Background: an optimization exercise with open tools, aiming at small area, a short achievable clock period and few clock cycles per item. Do not read the settings as production practice.
Where RTL was checked, it was by simulation tests only, not by an equivalence proof against the original.
The series may have gaps, and a smaller design here may also do less where the tests do not look.
Function not checked in runs 2 and 3: the RTL went through the layout flow alone.

$ cat design/flow/run.sh
#!/bin/bash
# synth_recipe.tcl (not shown) runs the flow's synth.tcl, then flattens the netlist and writes it again
# the make line also repeats each setting of config.mk as NAME=value (left out here)
make -C /OpenROAD-flow-scripts/flow DESIGN_CONFIG=/design/flow/config.mk WORK_HOME=/design/flow/orfs CLKGATE_MAP_FILE= SYNTH_SCRIPT=/design/flow/synth_recipe.tcl finish
$ cat design/flow/design.v
module mac_unit (
    input [7:0] A,     
    input [7:0] W,     
    input [15:0] B,    
    output [15:0] C    
);
    wire signed [15:0] product;
    assign product = $signed({1'b0, A}) * $signed(W);
    assign C = product + B;
endmodule
module configurable_dnn_accelerator (
    input clk,                     
    input rst_n,                   
    input start,                   
    input load_params,             
    input [7:0] param_data,       
    input [3:0] param_addr,       
    input param_valid,             
    input [7:0] input_data_0,     
    input [7:0] input_data_1,     
    input [7:0] input_data_2,     
    input [7:0] input_data_3,     
    output reg [15:0] output_data_0,  
    output reg [15:0] output_data_1,  
    output reg done,               
    output reg valid,              
    output reg params_loaded       
);
    reg [7:0] weights_layer1 [0:11];   
    reg [7:0] weights_layer2 [0:5];    
    reg [15:0] bias_layer1 [0:2];      
    reg [15:0] bias_layer2 [0:1];      
    reg [7:0] hidden_layer [0:2];      
    reg [15:0] mac_result;             
    reg [2:0] state;                   
    reg [1:0] neuron_idx;               
    reg [1:0] input_idx;                
    reg [4:0] param_load_addr;          
    localparam IDLE = 3'b000;
    localparam LOAD_PARAMS = 3'b001;
    localparam LAYER1_COMPUTE = 3'b010;
    localparam LAYER2_COMPUTE = 3'b011;
    localparam DONE_STATE = 3'b100;
    wire [7:0] current_input;
    wire [7:0] layer1_input;
    wire [7:0] layer2_input;
    wire [7:0] current_weight;
    wire [15:0] mac_out;
    wire [7:0] relu_out;
    assign layer1_input = (input_idx == 2'b00) ? input_data_0 :
                          (input_idx == 2'b01) ? input_data_1 :
                          (input_idx == 2'b10) ? input_data_2 : input_data_3;
    assign layer2_input = (input_idx == 2'b00) ? hidden_layer[0] :
                          (input_idx == 2'b01) ? hidden_layer[1] : hidden_layer[2];
    assign current_input = (state == LAYER1_COMPUTE) ? layer1_input : layer2_input;
    assign current_weight = (state == LAYER1_COMPUTE) ?
                           weights_layer1[neuron_idx * 4 + input_idx] :
                           weights_layer2[neuron_idx * 3 + input_idx];
    mac_unit mac_inst (
        .A(current_input),
        .W(current_weight),
        .B(mac_result),
        .C(mac_out)
    );
    assign relu_out = mac_out[15] ? 8'd0 : mac_out[14:7];
    always @(posedge clk) begin
        if (state == LOAD_PARAMS && param_valid) begin
            if (param_load_addr < 12) begin
                weights_layer1[param_load_addr[3:0]] <= param_data;
            end else if (param_load_addr < 18) begin
                weights_layer2[param_load_addr - 5'd12] <= param_data;
            end else if (param_load_addr < 24) begin
                if (param_load_addr[0] == 0) begin
                    bias_layer1[(param_load_addr - 5'd18) >> 1][7:0] <= param_data;
                end else begin
                    bias_layer1[(param_load_addr - 5'd18) >> 1][15:8] <= param_data;
                end
            end else begin
                if (param_load_addr[0] == 0) begin
                    bias_layer2[(param_load_addr - 5'd24) >> 1][7:0] <= param_data;
                end else begin
                    bias_layer2[(param_load_addr - 5'd24) >> 1][15:8] <= param_data;
                end
            end
        end
        if (state == LAYER1_COMPUTE && input_idx == 3) begin
            hidden_layer[neuron_idx] <= relu_out;
        end
        if (state == LAYER2_COMPUTE && input_idx == 2) begin
            if (neuron_idx == 0) begin
                output_data_0 <= mac_out;
            end else begin
                output_data_1 <= mac_out;
            end
        end
    end
    always @(posedge clk or negedge rst_n) begin
        if (!rst_n) begin
            state <= IDLE;
            neuron_idx <= 0;
            input_idx <= 0;
            mac_result <= 0;
            done <= 0;
            valid <= 0;
            params_loaded <= 0;
            param_load_addr <= 0;
        end else begin
            case (state)
                IDLE: begin
                    if (load_params) begin
                        state <= LOAD_PARAMS;
                        param_load_addr <= 0;
                        params_loaded <= 0;
                    end else if (start && params_loaded) begin
                        state <= LAYER1_COMPUTE;
                        neuron_idx <= 0;
                        input_idx <= 0;
                        mac_result <= bias_layer1[0];
                        done <= 0;
                        valid <= 0;
                    end
                end
                LOAD_PARAMS: begin
                    if (param_valid) begin
                        param_load_addr <= param_load_addr + 1;
                        if (param_load_addr >= 27) begin
                            state <= IDLE;
                            params_loaded <= 1;
                        end
                    end
                end
                LAYER1_COMPUTE: begin
                    if (input_idx < 3) begin
                        mac_result <= mac_out;
                        input_idx <= input_idx + 1;
                    end else begin
                        input_idx <= 0;
                        if (neuron_idx < 2) begin
                            neuron_idx <= neuron_idx + 1;
                            mac_result <= bias_layer1[neuron_idx + 1];
                        end else begin
                            state <= LAYER2_COMPUTE;
                            neuron_idx <= 0;
                            input_idx <= 0;
                            mac_result <= bias_layer2[0];
                        end
                    end
                end
                LAYER2_COMPUTE: begin
                    if (input_idx < 2) begin
                        mac_result <= mac_out;
                        input_idx <= input_idx + 1;
                    end else begin
                        input_idx <= 0;
                        if (neuron_idx < 1) begin
                            neuron_idx <= neuron_idx + 1;
                            mac_result <= bias_layer2[neuron_idx + 1];
                        end else begin
                            state <= DONE_STATE;
                            done <= 1;
                            valid <= 1;
                        end
                    end
                end
                DONE_STATE: begin
                    if (!start) begin
                        state <= IDLE;
                        done <= 0;
                        valid <= 0;
                    end
                end
                default: state <= IDLE;
            endcase
        end
    end
endmodule
$ cat design/flow/config.mk
export PLATFORM = sky130hd
export DESIGN_NAME = configurable_dnn_accelerator
export DESIGN_NICKNAME = configurable_dnn_accelerator
export VERILOG_FILES = /design/flow/design.v
export SDC_FILE = /design/flow/constraint.sdc
export NUM_CORES = 4
export LEC_CHECK = 0
export CAP_MARGIN = 20
export CORE_MARGIN = 2
export CORE_UTILIZATION = 40
export SLEW_MARGIN = 20
$ cat design/flow/constraint.sdc
create_clock -name core_clock -period 9.0 [get_ports {clk}]
set_input_delay 1.8000 -clock core_clock [delete_from_list [all_inputs] [get_ports {clk}]]
set_output_delay 1.8000 -clock core_clock [all_outputs]
set_load 0.01 [all_outputs]
==> impl_metrics.csv, run 1 <==
group,metric,value,unit
synth,yosys_register_bits,310,
drt,dr.pass1.iters,5,
sta,rsz0062_at_grt,"false",
final_layout,final_common_cell,"edfxtp_1",
worst_setup_path,cpMostUsedCell,"fa_1",
drt,first_iter_violations,603,
hold_path,min_to,"mac_result[2]$_DFFE_PN0P_",
sta,maxSlewHeadroom,24.9,%
cts,clock_path_buffers,3,
hold_path,min_path_type,"flop to flop",
status,outcome,"timing/DRC/antenna clean",
synth,synth-edff-count,280,
synth,yosysSeqAreaShare,58.7,%
worst_setup_path,crit_required,9.26,ns
global_route,grt_pass1_wl,55400,um
place,gp_congestion,0.840,
cts,cts_setup_buffers,0,
global_route,antenna_found_initial,1,
synth,synth_compound_area_share,6.87,%
global_route,grtUsageTotal,17.9,%
floorplan,ios,84,
cts,clk_pin_slew,0.06,ns
synth,synth_xor_area_share,1.21,%
cts,cts_hold_buffers,0,
cts,htree_levels,2,
worst_setup_path,startpoint_type,"flop",
synth,syn-cell-area,15600,sq um
hold_path,whs_path_depth,1,
cts,cts_sinks,310,
Testbench counts for the RTL of run 1, summed over its fixed seeds: cycles 10,232, inferences 512.
## run 1: through the flow
| stage | instance area, sq um |
|---|---|
| final | 18200 |
| after global routing | 18200 |
| after CTS | 18200 |
| after detailed placement | 17000 |
| after global placement | 17000 |
| after floorplan | 15600 |
## run 1: per-layer routing
metal | share of wire (%) | GRT usage, % | routed length [um]
met2 | 49 | 30.6 | 17500
met4 | 3.1 | 6.54 | 1110
met5 | 0 | 0 | 0
met1 | 43 | 23.2 | 15300
met3 | 5.1 | 2.92 | 1830
## run 1: layout make-up
type                    instances  area (sq um)
flip-flops and latches        310          9160
repair buffers                107           966
inverters                     102           383
fillers                      3488         20400
well taps                     518           648
clock inverters                21           251
multi-input cells             678          5830
clock buffers                  43           948
## run 1: registers in the layout, indices dropped and copies added (netlist names), 3 cells and up
register         cells
bias_layer1         48
bias_layer2         32
hidden_layer        24
mac_result          16
output_data_0       16
output_data_1       16
param_load_addr      5
state                3
weights_layer1      96
weights_layer2      48
## run 1: synthesized netlist by cell type (22+ instances only)
cell        n
edfxtp_1  280
inv_1     100
nand2_1    95
nor2_1     92
ha_1       60
fa_1       52
mux2i_1    52
o21ai_0    50
a21oi_1    42
mux4_2     40
dfrtp_1    30
clkbuf_1   24
nor2b_1    22
## run 1: how the worst max path moves through the flow
stage / endpoint / slack, ns / depth (start not counted)
global placement: hidden_layer[2][7]$_DFFE_PP_ / 0.52 / 23
global route: hidden_layer[2][7]$_DFFE_PP_ / 0.47 / 24
finish: hidden_layer[2][7]$_DFFE_PP_ / 0.87 / 24
floorplan: hidden_layer[0][7]$_DFFE_PP_ / 1.01 / 28
detailed placement: hidden_layer[2][7]$_DFFE_PP_ / 0.49 / 22
CTS: hidden_layer[2][7]$_DFFE_PP_ / 0.83 / 24
==> run_1/cell_classes.png <==
(2 px per um) Fill, decap, tap and diode cells in grey.
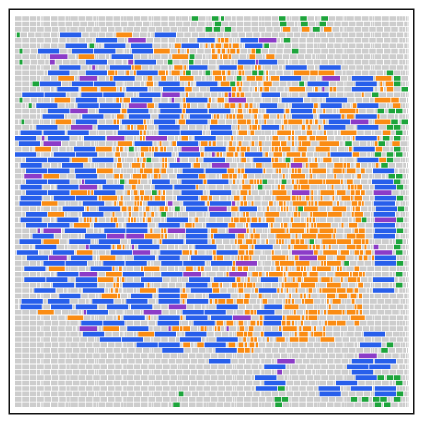
- purple: clock drivers and dummy loads (cells 64)
- blue: flip-flops (cells 310)
- orange: all other logic (cells 780)
- green: other buffers and delay cells (cells 107)
Seq area share: 50.4%
Core Rows: 72
cell area after layout: 18200 sq um
Util after Layout: 47.2%

==> run_1/final_placement.png <==
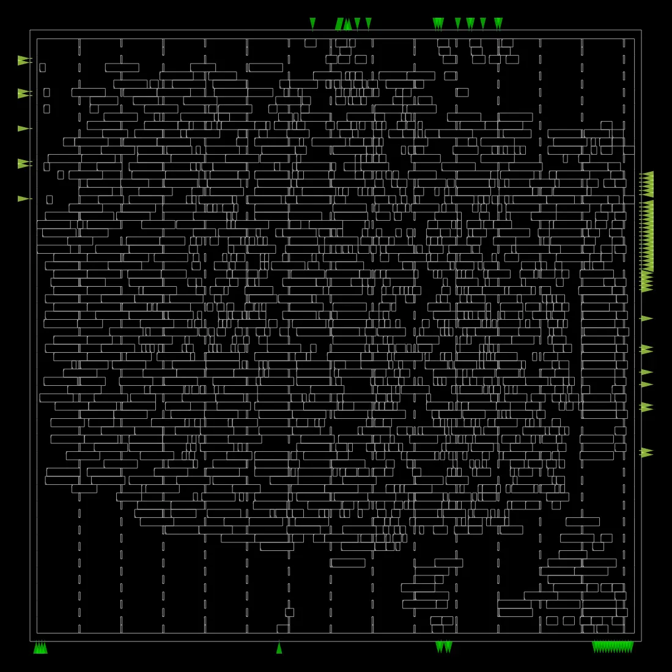
total core area: 38600 sq um
Non-Filler Instances: 1779
seq_cells: 310
filler instances: 3488

==> run_1/clock_map.png <==
(2 px per um)
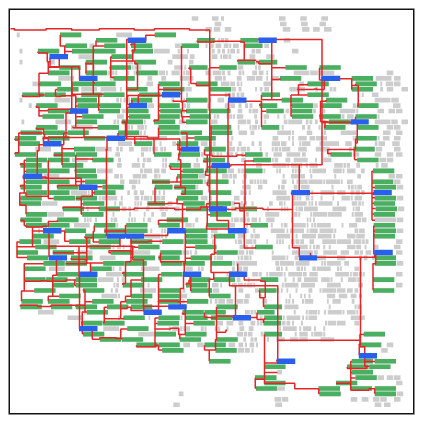
- green: flip-flops (count 310)
- blue: cells driving clock nets (count 36)
- red: clock wires (length 3860 um)
- routed clock nets: 37
- flops lie: spread over the die

==> run 2: too many edits to list; what changed since run 1 <==
design/flow/design.v: 176 -> 2356 lines; modules unchanged: 0
  dnn_fa: new, 11 lines
  dnn_ha: new, 9 lines
  configurable_dnn_accelerator: edited, 166 -> 2336 lines
  removed: mac_unit
==> module dnn_fa as of run 2 <==
module dnn_fa (
    input  a,
    input  b,
    input  c,
    output s,
    output co
);
    wire t = a ^ b;
    assign s  = t ^ c;
    assign co = (a & b) | (t & c);
endmodule
==> module dnn_ha as of run 2 <==
module dnn_ha (
    input  a,
    input  b,
    output s,
    output co
);
    assign s  = a ^ b;
    assign co = a & b;
endmodule
==> design/flow/flow/run.sh (new file) <==
#!/bin/bash
# Layout: the standard flow (standard.sh, unchanged synthesis, floorplan,
# power grid, placement, CTS and routing), with one change: the port buffers
# that global placement inserts are sky130_fd_sc_hd__buf_4 cells.  Left to
# itself buffer_ports picks clkdlybuf4s50_1, a delay cell, and the timing
# repair (footprint-matched on sky130hd) cannot swap it for a faster buffer.
# Every input and output port still gets its buffer.
set -euo pipefail
export BUFFER_PORTS_ARGS="-buffer_cell sky130_fd_sc_hd__buf_4"
bash standard.sh > standard.log 2>&1
==> design/flow/standard.sh (new file) <==
#!/bin/bash
# synth_recipe.tcl (not shown) runs the flow's synth.tcl, then flattens the netlist and writes it again
# the make line also repeats each setting of config.mk as NAME=value (left out here)
make -C /OpenROAD-flow-scripts/flow DESIGN_CONFIG=/design/flow/config.mk WORK_HOME=/design/flow/orfs CLKGATE_MAP_FILE= SYNTH_SCRIPT=/design/flow/synth_recipe.tcl "${@:-finish}"
--- a/design/flow/config.mk
+++ b/design/flow/config.mk
@@ -6,6 +6,9 @@
 export NUM_CORES = 4
 export LEC_CHECK = 0
-export CAP_MARGIN = 20
+export ABC_CLOCK_PERIOD_IN_PS = 6000
+export CAP_MARGIN = 0
 export CORE_MARGIN = 2
 export CORE_UTILIZATION = 40
-export SLEW_MARGIN = 20
+export SETUP_SLACK_MARGIN = 1.0
+export SLEW_MARGIN = 0
+export SYNTH_HIERARCHICAL = 1
removed: design/flow/run.sh
==> run 2 against run 1 <==
Utilization fell by 2.7 points. Final area rose by 130%. Sequential share of layout area decreased by 32 points. Critical path type is now flop to primary output.
==> impl_metrics.csv, run 2 <==
group,metric,value,unit
worst_setup_path,crit_required,7.20,ns
cts,cts_setup_buffers,83,
hold_path,min_path_type,"flop to flop",
cts,cts_hold_buffers,0,
worst_setup_path,startpoint_type,"flop",
cts,clock_path_buffers,3,
final_layout,final_common_cell,"fa_1",
synth,synth_compound_area_share,2.44,%
worst_setup_path,cpMostUsedCell,"fa_1",
drt,dr.pass1.iters,5,
synth,netlist_top_cells_count,"fa_1 (1068), nand2_1 (1047), edfxtp_1 (249)",
status,outcome,"timing/DRC/antenna clean",
global_route,grt_pass1_wl,174000,um
cts,cts_sinks,257,
drt,first_iter_violations,2385,
final_layout,multi_input_area,30000,sq um
synth,yosys_register_bits,257,
synth,synth_xor_area_share,1.07,%
cts,clk_pin_slew,0.06,ns
final_layout,largest_reg_flops,224,
global_route,antenna_found_initial,1,
sta,maxSlewHeadroom,27.7,%
global_route,grtUsageTotal,23.8,%
synth,syn-cell-area,38300,sq um
place,gp_congestion,0.934,
final_layout,regArea,7680,sq um
synth,yosys.cell_count.top_type,"fa_1",
-- run 2: changes by cell type in the layout (fill, tap and decap cells not counted), sizes merged, moves of 40 or more --
| cell | previous run | this run |
|---|---|---|
| fa | 52 | 1068 |
| nand2 | 95 | 1047 |
| buf | 35 | 229 |
| and2 | 2 | 147 |
| inv | 100 | 25 |
| clkdlybuf4s50 | 72 | 0 |
| ha | 60 | 120 |
| mux2i | 52 | 0 |
| mux4 | 40 | 0 |
-- run 2: final cells by class --
cell class / count / area share, %
Sequential cell: 257 / 18.2
Tap cell: 1265 / 3.75
Inverter: 20 / 0.196
Clock inverter: 21 / 0.462
Multi-Input combinational cell: 2698 / 71.0
Clock buffer: 34 / 1.81
Timing Repair Buffer: 229 / 4.63
Antenna cell: 2 / 0.0119
-- run 2: critical path, delay by kind of cell (launching register included) --
kind,cells,cell delay (ns)
DFF,1,0.41
AOI/OAI and AO/OA,3,0.56
buffers and inverters,2,0.28
and+or+nand+nor,5,0.93
adders and majority gates,8,3.48
-- run 2: metrics by stage --
step	hold WS, ns	instance area (sq um)	util [%]	cells
5_1_grt	0.500	42200	44.4	4524
4_1_cts	0.493	41800	44.0	4489
2_1_floorplan	0.424	38300	-	3194
3_5_place_dp	0.479	39900	42.0	4351
6_report	0.492	42200	44.4	4526
3_3_place_gp	0.475	39900	42.0	4351
-- run 2: metal layers --
layer | track usage, % | vias up | share of wire (%)
met4 | 6.01 | 0 | 2.9
met1 | 32.6 | 13600 | 39
li1 | - | 10100 | -
met3 | 5.69 | 191 | 10
met5 | 0 | - | 0
met2 | 38.2 | 1386 | 48
-- run 2: final timing paths --
| check | end | depth (start not counted) |
|---|---|---|
| max in group asynchronous | load_cnt[0]$_DFFE_PN0P_ | 1 |
| min | p[26][6]$_DFFE_PP_ | 0 |
| min reg2reg | p[26][6]$_DFFE_PP_ | 0 |
| max | output_data_1[15] | 18 |
| min in group asynchronous | load_cnt[1]$_DFFE_PN0P_ | 1 |
| max reg2reg | h2[6]$_SDFFCE_PN0P_ | 16 |
==> run_2/pdn.png <==
(1 px per um) Pins as bars on the die edge.
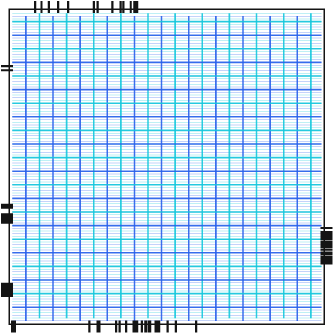
- blue: VSS
- cyan: VDD
- met4 straps: 22
- signal pins: 84
- met1 rails: 114
- met5 straps: 22
- rows: 113

==> run_2/final_placement.png <==
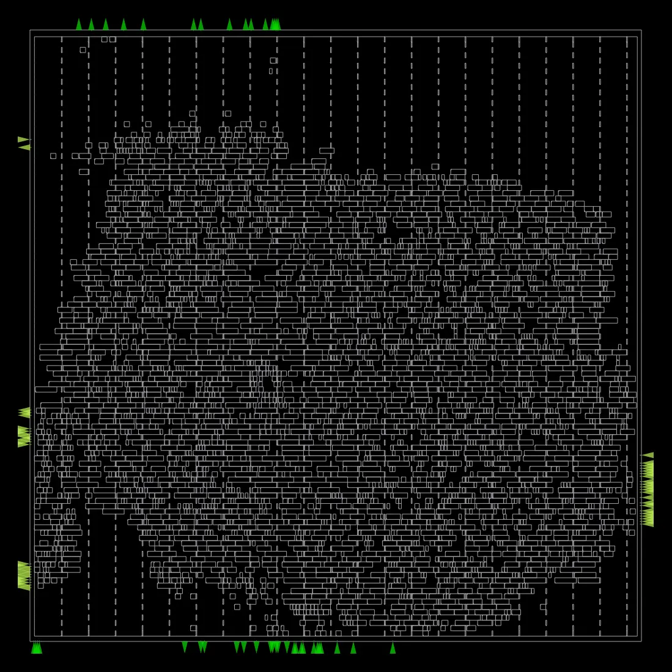
total core area: 95000 sq um
Seq area share: 18.2%
filler instances: 8711
Util after Layout: 44.4%
Core Rows: 113

==> inputs of run 3 (changes only) <==
--- a/design/flow/design.v
+++ b/design/flow/design.v
@@ -19,4 +19,21 @@
     assign co = a & b;
 endmodule
+module dnn_bpp (
+    input  a,
+    input  b,
+    input  one,
+    input  two,
+    input  neg,
+    output y
+);
+    assign y = ~(((a & one) | (b & two)) ^ neg);
+endmodule
+module dnn_addn (
+    input  [15:0] a,
+    input  [15:0] b,
+    output [15:0] y
+);
+    assign y = ~(a + b);
+endmodule
 module configurable_dnn_accelerator (
     input clk,
@@ -1984,5 +2001,6 @@
     wire [15:0] out0_ra = {out0_s1845, out0_s1843, out0_s1841, out0_s1839, out0_c1836, out0_c1834, out0_c1832, out0_c1830, out0_c1828, out0_c1826, out0_c1824, out0_c1822, out0_c1820, out0_s1819, out0_c1788, ~(h2[0] & w2_2[0])};
     wire [15:0] out0_rb = {out0_c1844, out0_c1842, out0_c1840, out0_c1838, out0_s1837, out0_s1835, out0_s1833, out0_s1831, out0_s1829, out0_s1827, out0_s1825, out0_s1823, out0_s1821, 1'b1, out0_s1789, out0_s1787};
-    wire [15:0] out0 = ~(out0_ra + out0_rb);
+    wire [15:0] out0;
+    dnn_addn uout0_add (.a(out0_ra), .b(out0_rb), .y(out0));
     wire out1_s1847, out1_c1848;
     dnn_fa uout1_s1847 (.a(b2n_1[6]), .b(~(h0[6] & w2_3[0])), .c(~(h0[5] & w2_3[1])), .s(out1_s1847), .co(out1_c1848));
@@ -2351,5 +2369,6 @@
     wire [15:0] out1_ra = {out1_s2209, out1_s2207, out1_s2205, out1_s2203, out1_c2200, out1_c2198, out1_c2196, out1_c2194, out1_c2192, out1_c2190, out1_c2188, out1_c2186, out1_c2184, out1_s2183, out1_c2152, ~(h2[0] & w2_5[0])};
     wire [15:0] out1_rb = {out1_c2208, out1_c2206, out1_c2204, out1_c2202, out1_s2201, out1_s2199, out1_s2197, out1_s2195, out1_s2193, out1_s2191, out1_s2189, out1_s2187, out1_s2185, 1'b1, out1_s2153, out1_s2151};
-    wire [15:0] out1 = ~(out1_ra + out1_rb);
+    wire [15:0] out1;
+    dnn_addn uout1_add (.a(out1_ra), .b(out1_rb), .y(out1));
     assign output_data_0 = out0;
     assign output_data_1 = out1;
==> run 3 against run 2 <==
Via count rose by 4.0%. Fmax rose by 2.3%. Critical path depth fell by 3. Sequential share of layout area fell by 0.41 points. Critical path type unchanged. Highest routed layer unchanged.
==> impl_metrics.csv, run 3 <==
group,metric,value,unit
floorplan,core-area,96700,sq um
global_route,antenna_found_initial,2,
place,gp_congestion,0.893,
final_layout,buffers_excl_clock,227,
cts,cts_sinks,257,
place,dpl_cell_area,40600,sq um
final_layout,regArea,7680,sq um
final_layout,final_common_cell,"fa_1",
worst_setup_path,crit_required,7.20,ns
final_layout,num-nonclk-inverters,36,
drt,dr.pass1.iters,5,
drt,first_iter_violations,2362,
final_layout,fill_cells,8863,
final_layout,finish.instance_area,43200,sq um
worst_setup_path,r2r_cells,16,
global_route,grt_pass1_wl,178000,um
final_layout,n_sequential_cell,257,
status,outcome,"timing/DRC/antenna clean",
final_layout,dominant_cells,"multi-input combinational cells",
sta,whs,0.497,ns
hold_path,whs_path_depth,0,
final_layout,clockBufferCount,34,
final_layout,nMultiInputCombCells,2793,
sta,maxSlewHeadroom,37.6,%
synth,netlist_top_cells_count,"fa_1 (1068), nand2_1 (1056), edfxtp_1 (249)",
hold_path,min_path_type,"flop to flop",
place,dp_cells,4465,
cts,clk_pin_slew,0.06,ns
final_layout,seq_share,17.8,%
final_layout,diodes,0,
worst_setup_path,rr_endpoint,"h1[7]$_SDFFCE_PN0P_",
hold_path,min_to,"p[19][3]$_DFFE_PP_",
[run 3: cell types whose count changed after synthesis, sizes merged, moves of 7 or more]
cell    previous run  this run
xnor2             27        20
nand2           1047      1056
buf               87        80
nor3              12        20
o211ai             6        14
a21oi             35        61
inv               20        36
clkbuf           132       142
[run 3: worst max path at each step]
stage                     cells past startpoint  slack [ns]             endpoint                 from
after floorplan                              17        1.50  h1[1]$_SDFFCE_PN0P_      input_data_0[7]
after global placement                       17        0.95  h0[2]$_SDFFCE_PN0P_      input_data_0[7]
after detailed placement                     17        0.87  h0[2]$_SDFFCE_PN0P_      input_data_0[5]
after CTS                                    15        0.99    output_data_1[14]  h0[1]$_SDFFCE_PN0P_
after global routing                         17        0.96    output_data_1[12]  h0[3]$_SDFFCE_PN0P_
final                                        15        1.09    output_data_1[15]   p[15][5]$_DFFE_PP_
[run 3: cells by family (layout without fill, tap and decap cells)]
| kind of cell | Yosys count | after routing |
|---|---|---|
| flip-flops | 257 | 257 |
| adder cells (fa/ha/maj) | 1190 | 1190 |
| other | 1 | 2 |
| buffers and inverters | 258 | 322 |
| AND/OR/NAND/NOR | 1354 | 1354 |
| XOR/XNOR | 43 | 43 |
| AO/OA/AOI/OAI | 204 | 204 |
[run 3: per-layer routing]
| metal | vias up | share of wire [%] | routed length [um] | global-route usage, % |
|---|---|---|---|---|
| met5 | - | 0 | 0 | 0 |
| met4 | 0 | 3.6 | 4210 | 8.08 |
| met3 | 247 | 8.9 | 10400 | 4.40 |
| met2 | 1438 | 48 | 55700 | 38.9 |
| met1 | 14000 | 40 | 46600 | 32.6 |
| li1 | 10600 | - | - | - |
[run 3: worst reg2reg max path: cells and delay by family (launching register included)]
family,cells,cell delay [ns]
fa+ha+maj,9,4.13
compound gates,4,1.01
flops,1,0.72
simple gates,3,0.53
[run 3: what timing repair did]
action	4_1_cts	5_1_grt
gates cloned	0	0
gates resized for setup	9	39
setup endpoints to repair	12	10
setup buffers	91	33
pin swaps	0	17
hold buffers	0	0
[run 3: per-module statistics from Yosys (local to each module, per instance)]
module / flip-flops and latches / area [sq um]
configurable_dnn_accelerator: 257 / 15600
dnn_addn: 0 / 836
dnn_fa: 0 / 20.0
dnn_ha: 0 / 12.5
==> run_3/final_placement.png <==
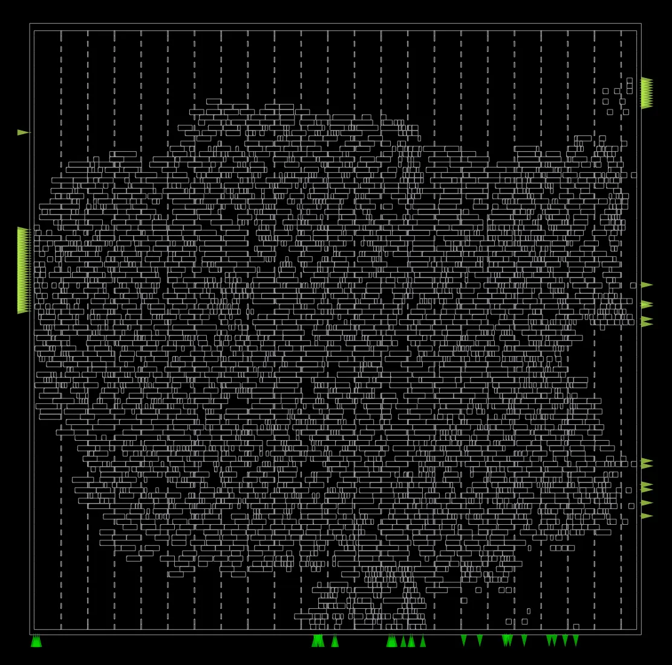
Non-Filler Instances: 4648
Util after Layout: 44.7%

==> run_3/cell_classes.png <==
(1 px per um) Fill, decap, tap and diode cells in grey.
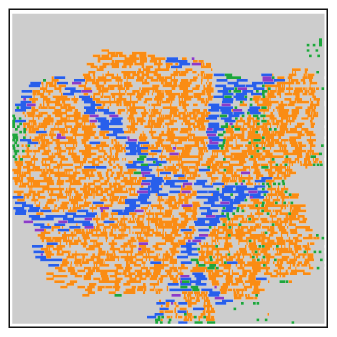
- green: other buffers and delay cells (cells 227)
- blue: flip-flops (cells 257)
- orange: all other logic (cells 2829)
- purple: clock drivers and dummy loads (cells 59)

## Run 4: large edit since run 3, in outline
design/flow/design.v: 2375 -> 2395 lines; modules unchanged: 2
  configurable_dnn_accelerator: edited, 2338 -> 2375 lines
  removed: dnn_bpp, dnn_addn
==> design/flow/run.sh (new file) <==
#!/bin/bash
# synth_recipe.tcl (not shown) runs the flow's synth.tcl, then flattens the netlist and writes it again
# the make line also repeats each setting of config.mk as NAME=value (left out here)
make -C /OpenROAD-flow-scripts/flow DESIGN_CONFIG=/design/flow/config.mk WORK_HOME=/design/flow/orfs CLKGATE_MAP_FILE= SYNTH_SCRIPT=/design/flow/synth_recipe.tcl finish
--- a/design/flow/config.mk
+++ b/design/flow/config.mk
@@ -6,9 +6,7 @@
 export NUM_CORES = 4
 export LEC_CHECK = 0
-export ABC_CLOCK_PERIOD_IN_PS = 6000
-export CAP_MARGIN = 0
+export CAP_MARGIN = 20
 export CORE_MARGIN = 2
 export CORE_UTILIZATION = 40
-export SETUP_SLACK_MARGIN = 1.0
-export SLEW_MARGIN = 0
+export SLEW_MARGIN = 20
 export SYNTH_HIERARCHICAL = 1
removed: design/flow/flow/run.sh
removed: design/flow/standard.sh
==> run 4 against run 3 <==
Largest cell class unchanged. Still clean. Clock skew increased by 0.0078 ns. Count of clock-buffer cells in the layout is 5 higher. Utilization decreased by 0.59 points.
==> impl_metrics.csv, run 4 <==
group,metric,value,unit
drt,dr.pass1.iters,6,
final_layout,final_common_cell,"fa_1",
worst_setup_path,worstSetupEndpoint,"output_data_0[14]",
worst_setup_path,rr_endpoint,"h0[7]$_SDFFCE_PN0P_",
cts,ctsResizeCount,0,
global_route,antenna_found_initial,2,
cts,cts_sinks,256,
final_layout,finish.instance_area,43300,sq um
status,outcome,"timing/DRC/antenna clean",
worst_setup_path,startpoint,"h0[2]$_SDFFCE_PN0P_",
cts,cts_setup_buffers,0,
final_layout,fill_cells,9172,
place,dpl_cell_area,42000,sq um
sta,maxSlewHeadroom,39.1,%
place,place_ws,0.396,ns
cts,cts_hold_buffers,0,
final_layout,diodes,0,
worst_setup_path,crit_required,7.20,ns
place,gp_congestion,0.921,
global_route,overflow,0,
final_layout,final_util,44.1,%
place,dp_cells,4697,
synth,netlist_top_cells_count,"fa_1 (1061), nand2_1 (959), edfxtp_1 (248)",
hold_path,min_path_type,"flop to flop",
worst_setup_path,critPathKind,"flop to primary output",
drt,first_iter_violations,2524,
Testbench counts for the RTL of run 4, summed over its fixed seeds: cycles 1,016, inferences 512.
[run 4: cell count changes after synthesis, moves of 7 or more]
cell | before | now
and2_1 | 147 | 229
ha_1 | 122 | 147
clkbuf_1 | 142 | 175
a21oi_2 | 10 | 0
nand3_1 | 20 | 13
o21ai_0 | 34 | 43
inv_1 | 36 | 245
nor2_1 | 61 | 38
nand2_1 | 1056 | 959
buf_1 | 77 | 20
a21oi_1 | 51 | 38
fa_1 | 1068 | 1061
[run 4: area by class of cell]
cell class / instances / share of cell area [%]
clock buffers: 39 / 2.06
well taps: 1287 / 3.72
multi-input cells: 2730 / 69.9
clock inverters: 22 / 0.783
flip-flops and latches: 256 / 17.7
repair buffers: 184 / 3.73
inverters: 245 / 2.14
[run 4: Yosys stat by module (local to each module, per instance)]
module	cells inside	flip-flops and latches	cell area, sq um
configurable_dnn_accelerator	2361	256	18300
dnn_fa	1	0	20.0
dnn_ha	1	0	12.5
[run 4: how the worst min path moves through the flow]
| stage | startpoint | endpoint | cells after the start |
|---|---|---|---|
| 6_report | p[27][2]$_DFFE_PP_ | p[26][2]$_DFFE_PP_ | 0 |
| 5_1_grt | p[20][3]$_DFFE_PP_ | p[19][3]$_DFFE_PP_ | 0 |
| 4_1_cts | p[20][3]$_DFFE_PP_ | p[19][3]$_DFFE_PP_ | 0 |
| 3_5_place_dp | p[20][3]$_DFFE_PP_ | p[19][3]$_DFFE_PP_ | 0 |
| 3_3_place_gp | p[27][6]$_DFFE_PP_ | p[26][6]$_DFFE_PP_ | 0 |
| 2_1_floorplan | p[1][1]$_DFFE_PP_ | p[0][1]$_DFFE_PP_ | 0 |
[run 4: layer usage]
metal / GRT usage, % / routed length, um
met1: 32.4 / 46500
met2: 38.3 / 55900
met3: 3.92 / 9840
met4: 9.66 / 5140
met5: 0 / 0
[run 4: critical path, cell delays in order (launching register included)]
cell and delay [ns]:
edfxtp_1 0.78, nand2_1 0.15, fa_1 0.44, fa_1 0.53
fa_1 0.58, fa_1 0.44, fa_1 0.49, fa_1 0.51
fa_1 0.42, ha_1 0.35, a21oi_1 0.21, o22ai_1 0.12
a21o_1 0.19, a221oi_1 0.31, xor2_1 0.17, clkdlybuf4s50_1 0.65
==> run_4/cell_classes.png <==
(1 px per um) Fill, decap, tap and diode cells in grey.
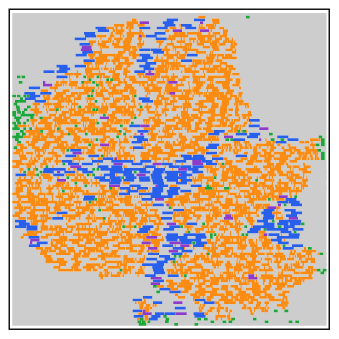
- green: other buffers and delay cells (cells 184)
- orange: all other logic (cells 2975)
- purple: clock drivers and dummy loads (cells 61)
- blue: flip-flops (cells 256)

==> run_4/final_placement.png <==
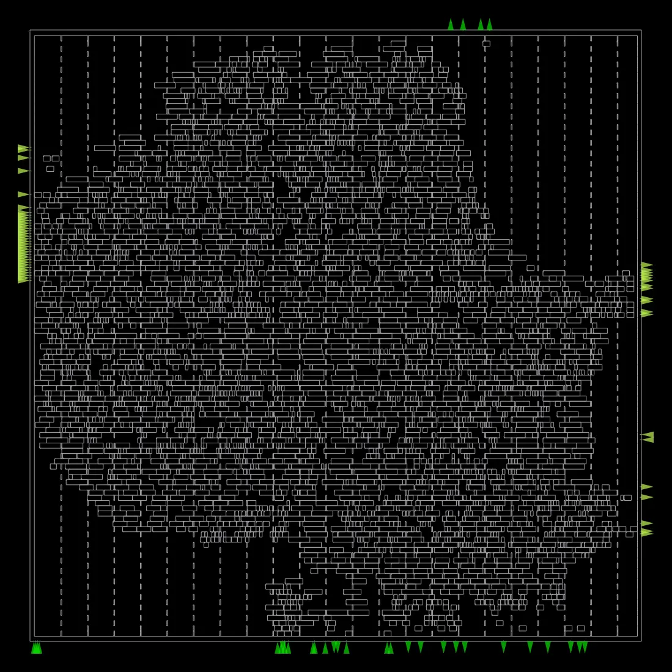
total core area: 98300 sq um
Non-Filler Instances: 4763
Seq area share: 17.7%


==> gallery <==
Met2 routing.
panel A
(2 px per um)
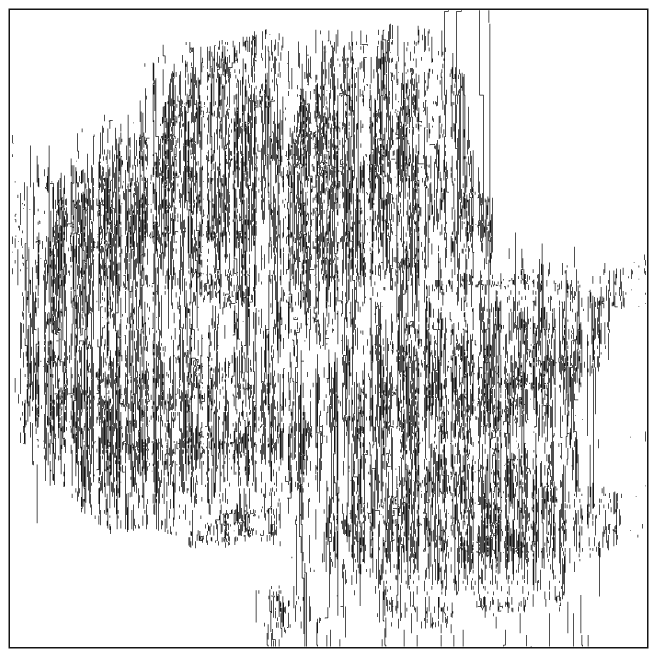
panel B
(4 px per um)
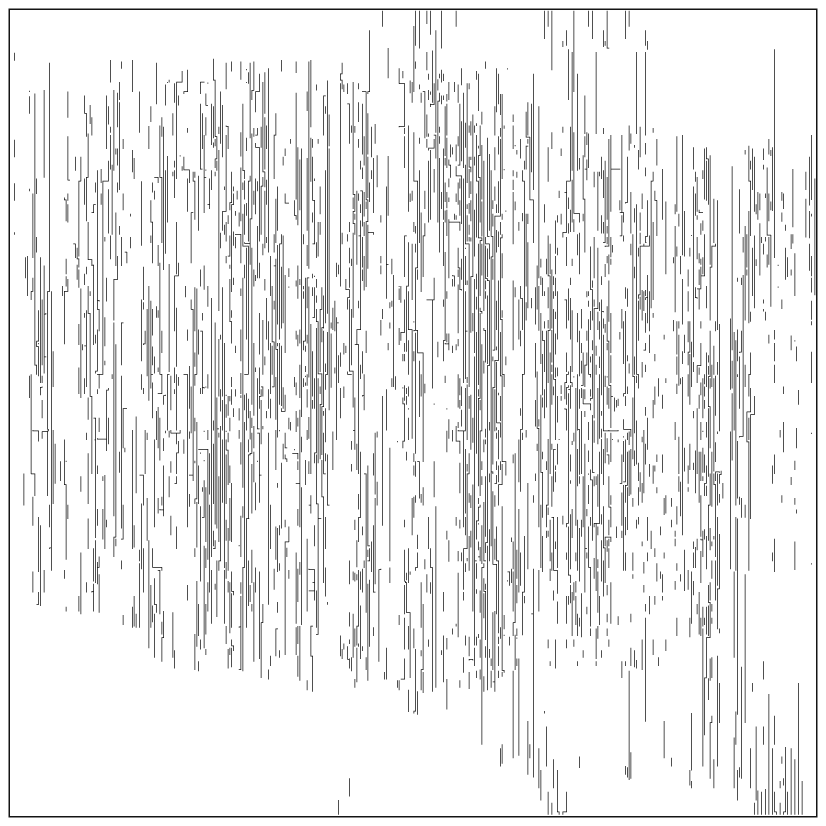
panel C
(2 px per um)
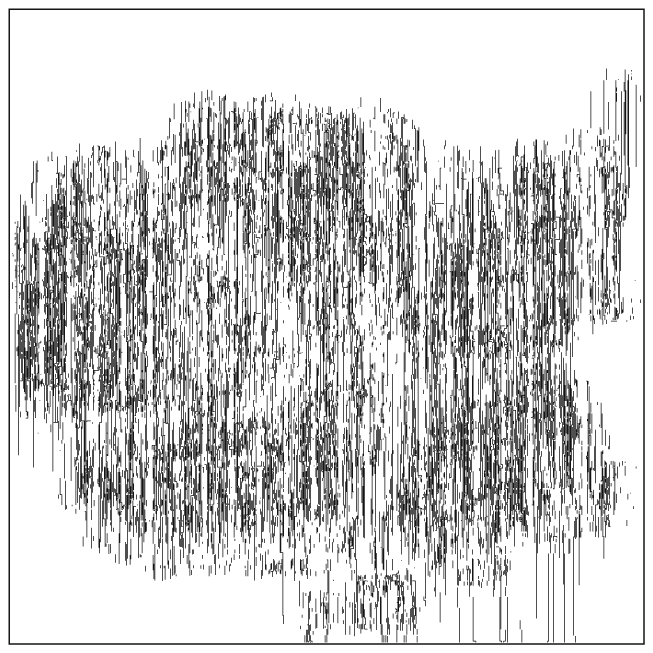
| picture | from |
|---|---|
| panel A | run 4 |
| panel C | run 3 |
| panel B | run 1 |
The one with the smallest die is panel B.

Key to panel A:
- share of all routed wire: 48%
- nets with wire on the layer: 4169


==> screenshots <==
Power grid.
Plate I
(2 px per um) Pins as bars on the die edge.
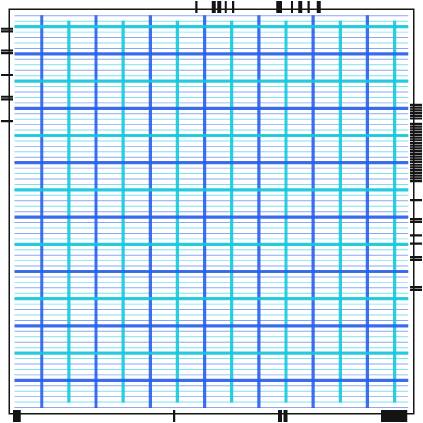
Plate II
(1 px per um) Pins as bars on the die edge.
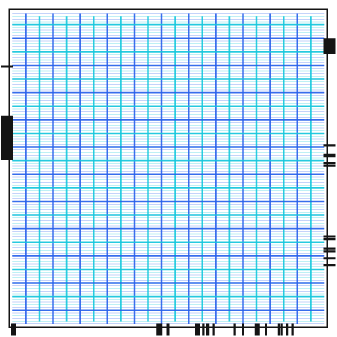
Plate III
(1 px per um) Pins as bars on the die edge.
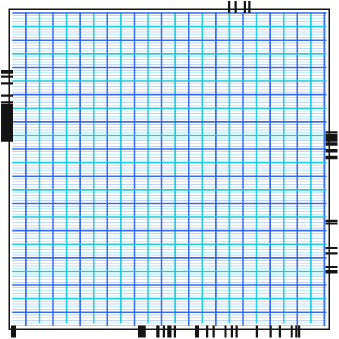
For run 3, see Plate II.
For run 4, see Plate III.
For run 1, see Plate I.
- smallest die: Plate I

Key to Plate III:
- cyan: VDD
- blue: VSS
- rows: 115
- met4 straps: 23

## afterwards: timing with drivers on the ports
How much do the figures lean on ideal ports? The routed layouts below were timed once more, with nothing changed but the port constraints.
Step 1: set_driving_cell puts a clkbuf_16 on clk and a buf_2 on each other input, an assumption about the parent block.
Step 2 also shifts input and output timing later by t, the mid clock arrival at the registers, as if the neighbouring blocks saw the same clock.
a / b / c = no drivers / after step 1 / after step 2; a / b = the first two.
run	shift t [ns]	slack for setup (ns)	worst setup path after step 2	clock arrival spread, ns	slew at the worst register clock pin (ns)
run 1	0.579	0.873 / 0.873 / 0.491	input to register	0.025 / 0.025	0.06 / 0.06
run 2	0.686	0.909 / 0.840 / 0.595	input to register	0.058 / 0.058	0.08 / 0.08
run 3	0.625	1.090 / 1.026 / 0.800	input to register	0.026 / 0.026	0.07 / 0.07
run 4	0.628	0.275 / 0.211 / 0.285	input to register	0.038 / 0.038	0.08 / 0.08
After both steps setup and hold are still met in every run listed. The setup slack of run 1, which loses most, moves by 0.000 ns with the drivers and by -0.382 ns with both steps.
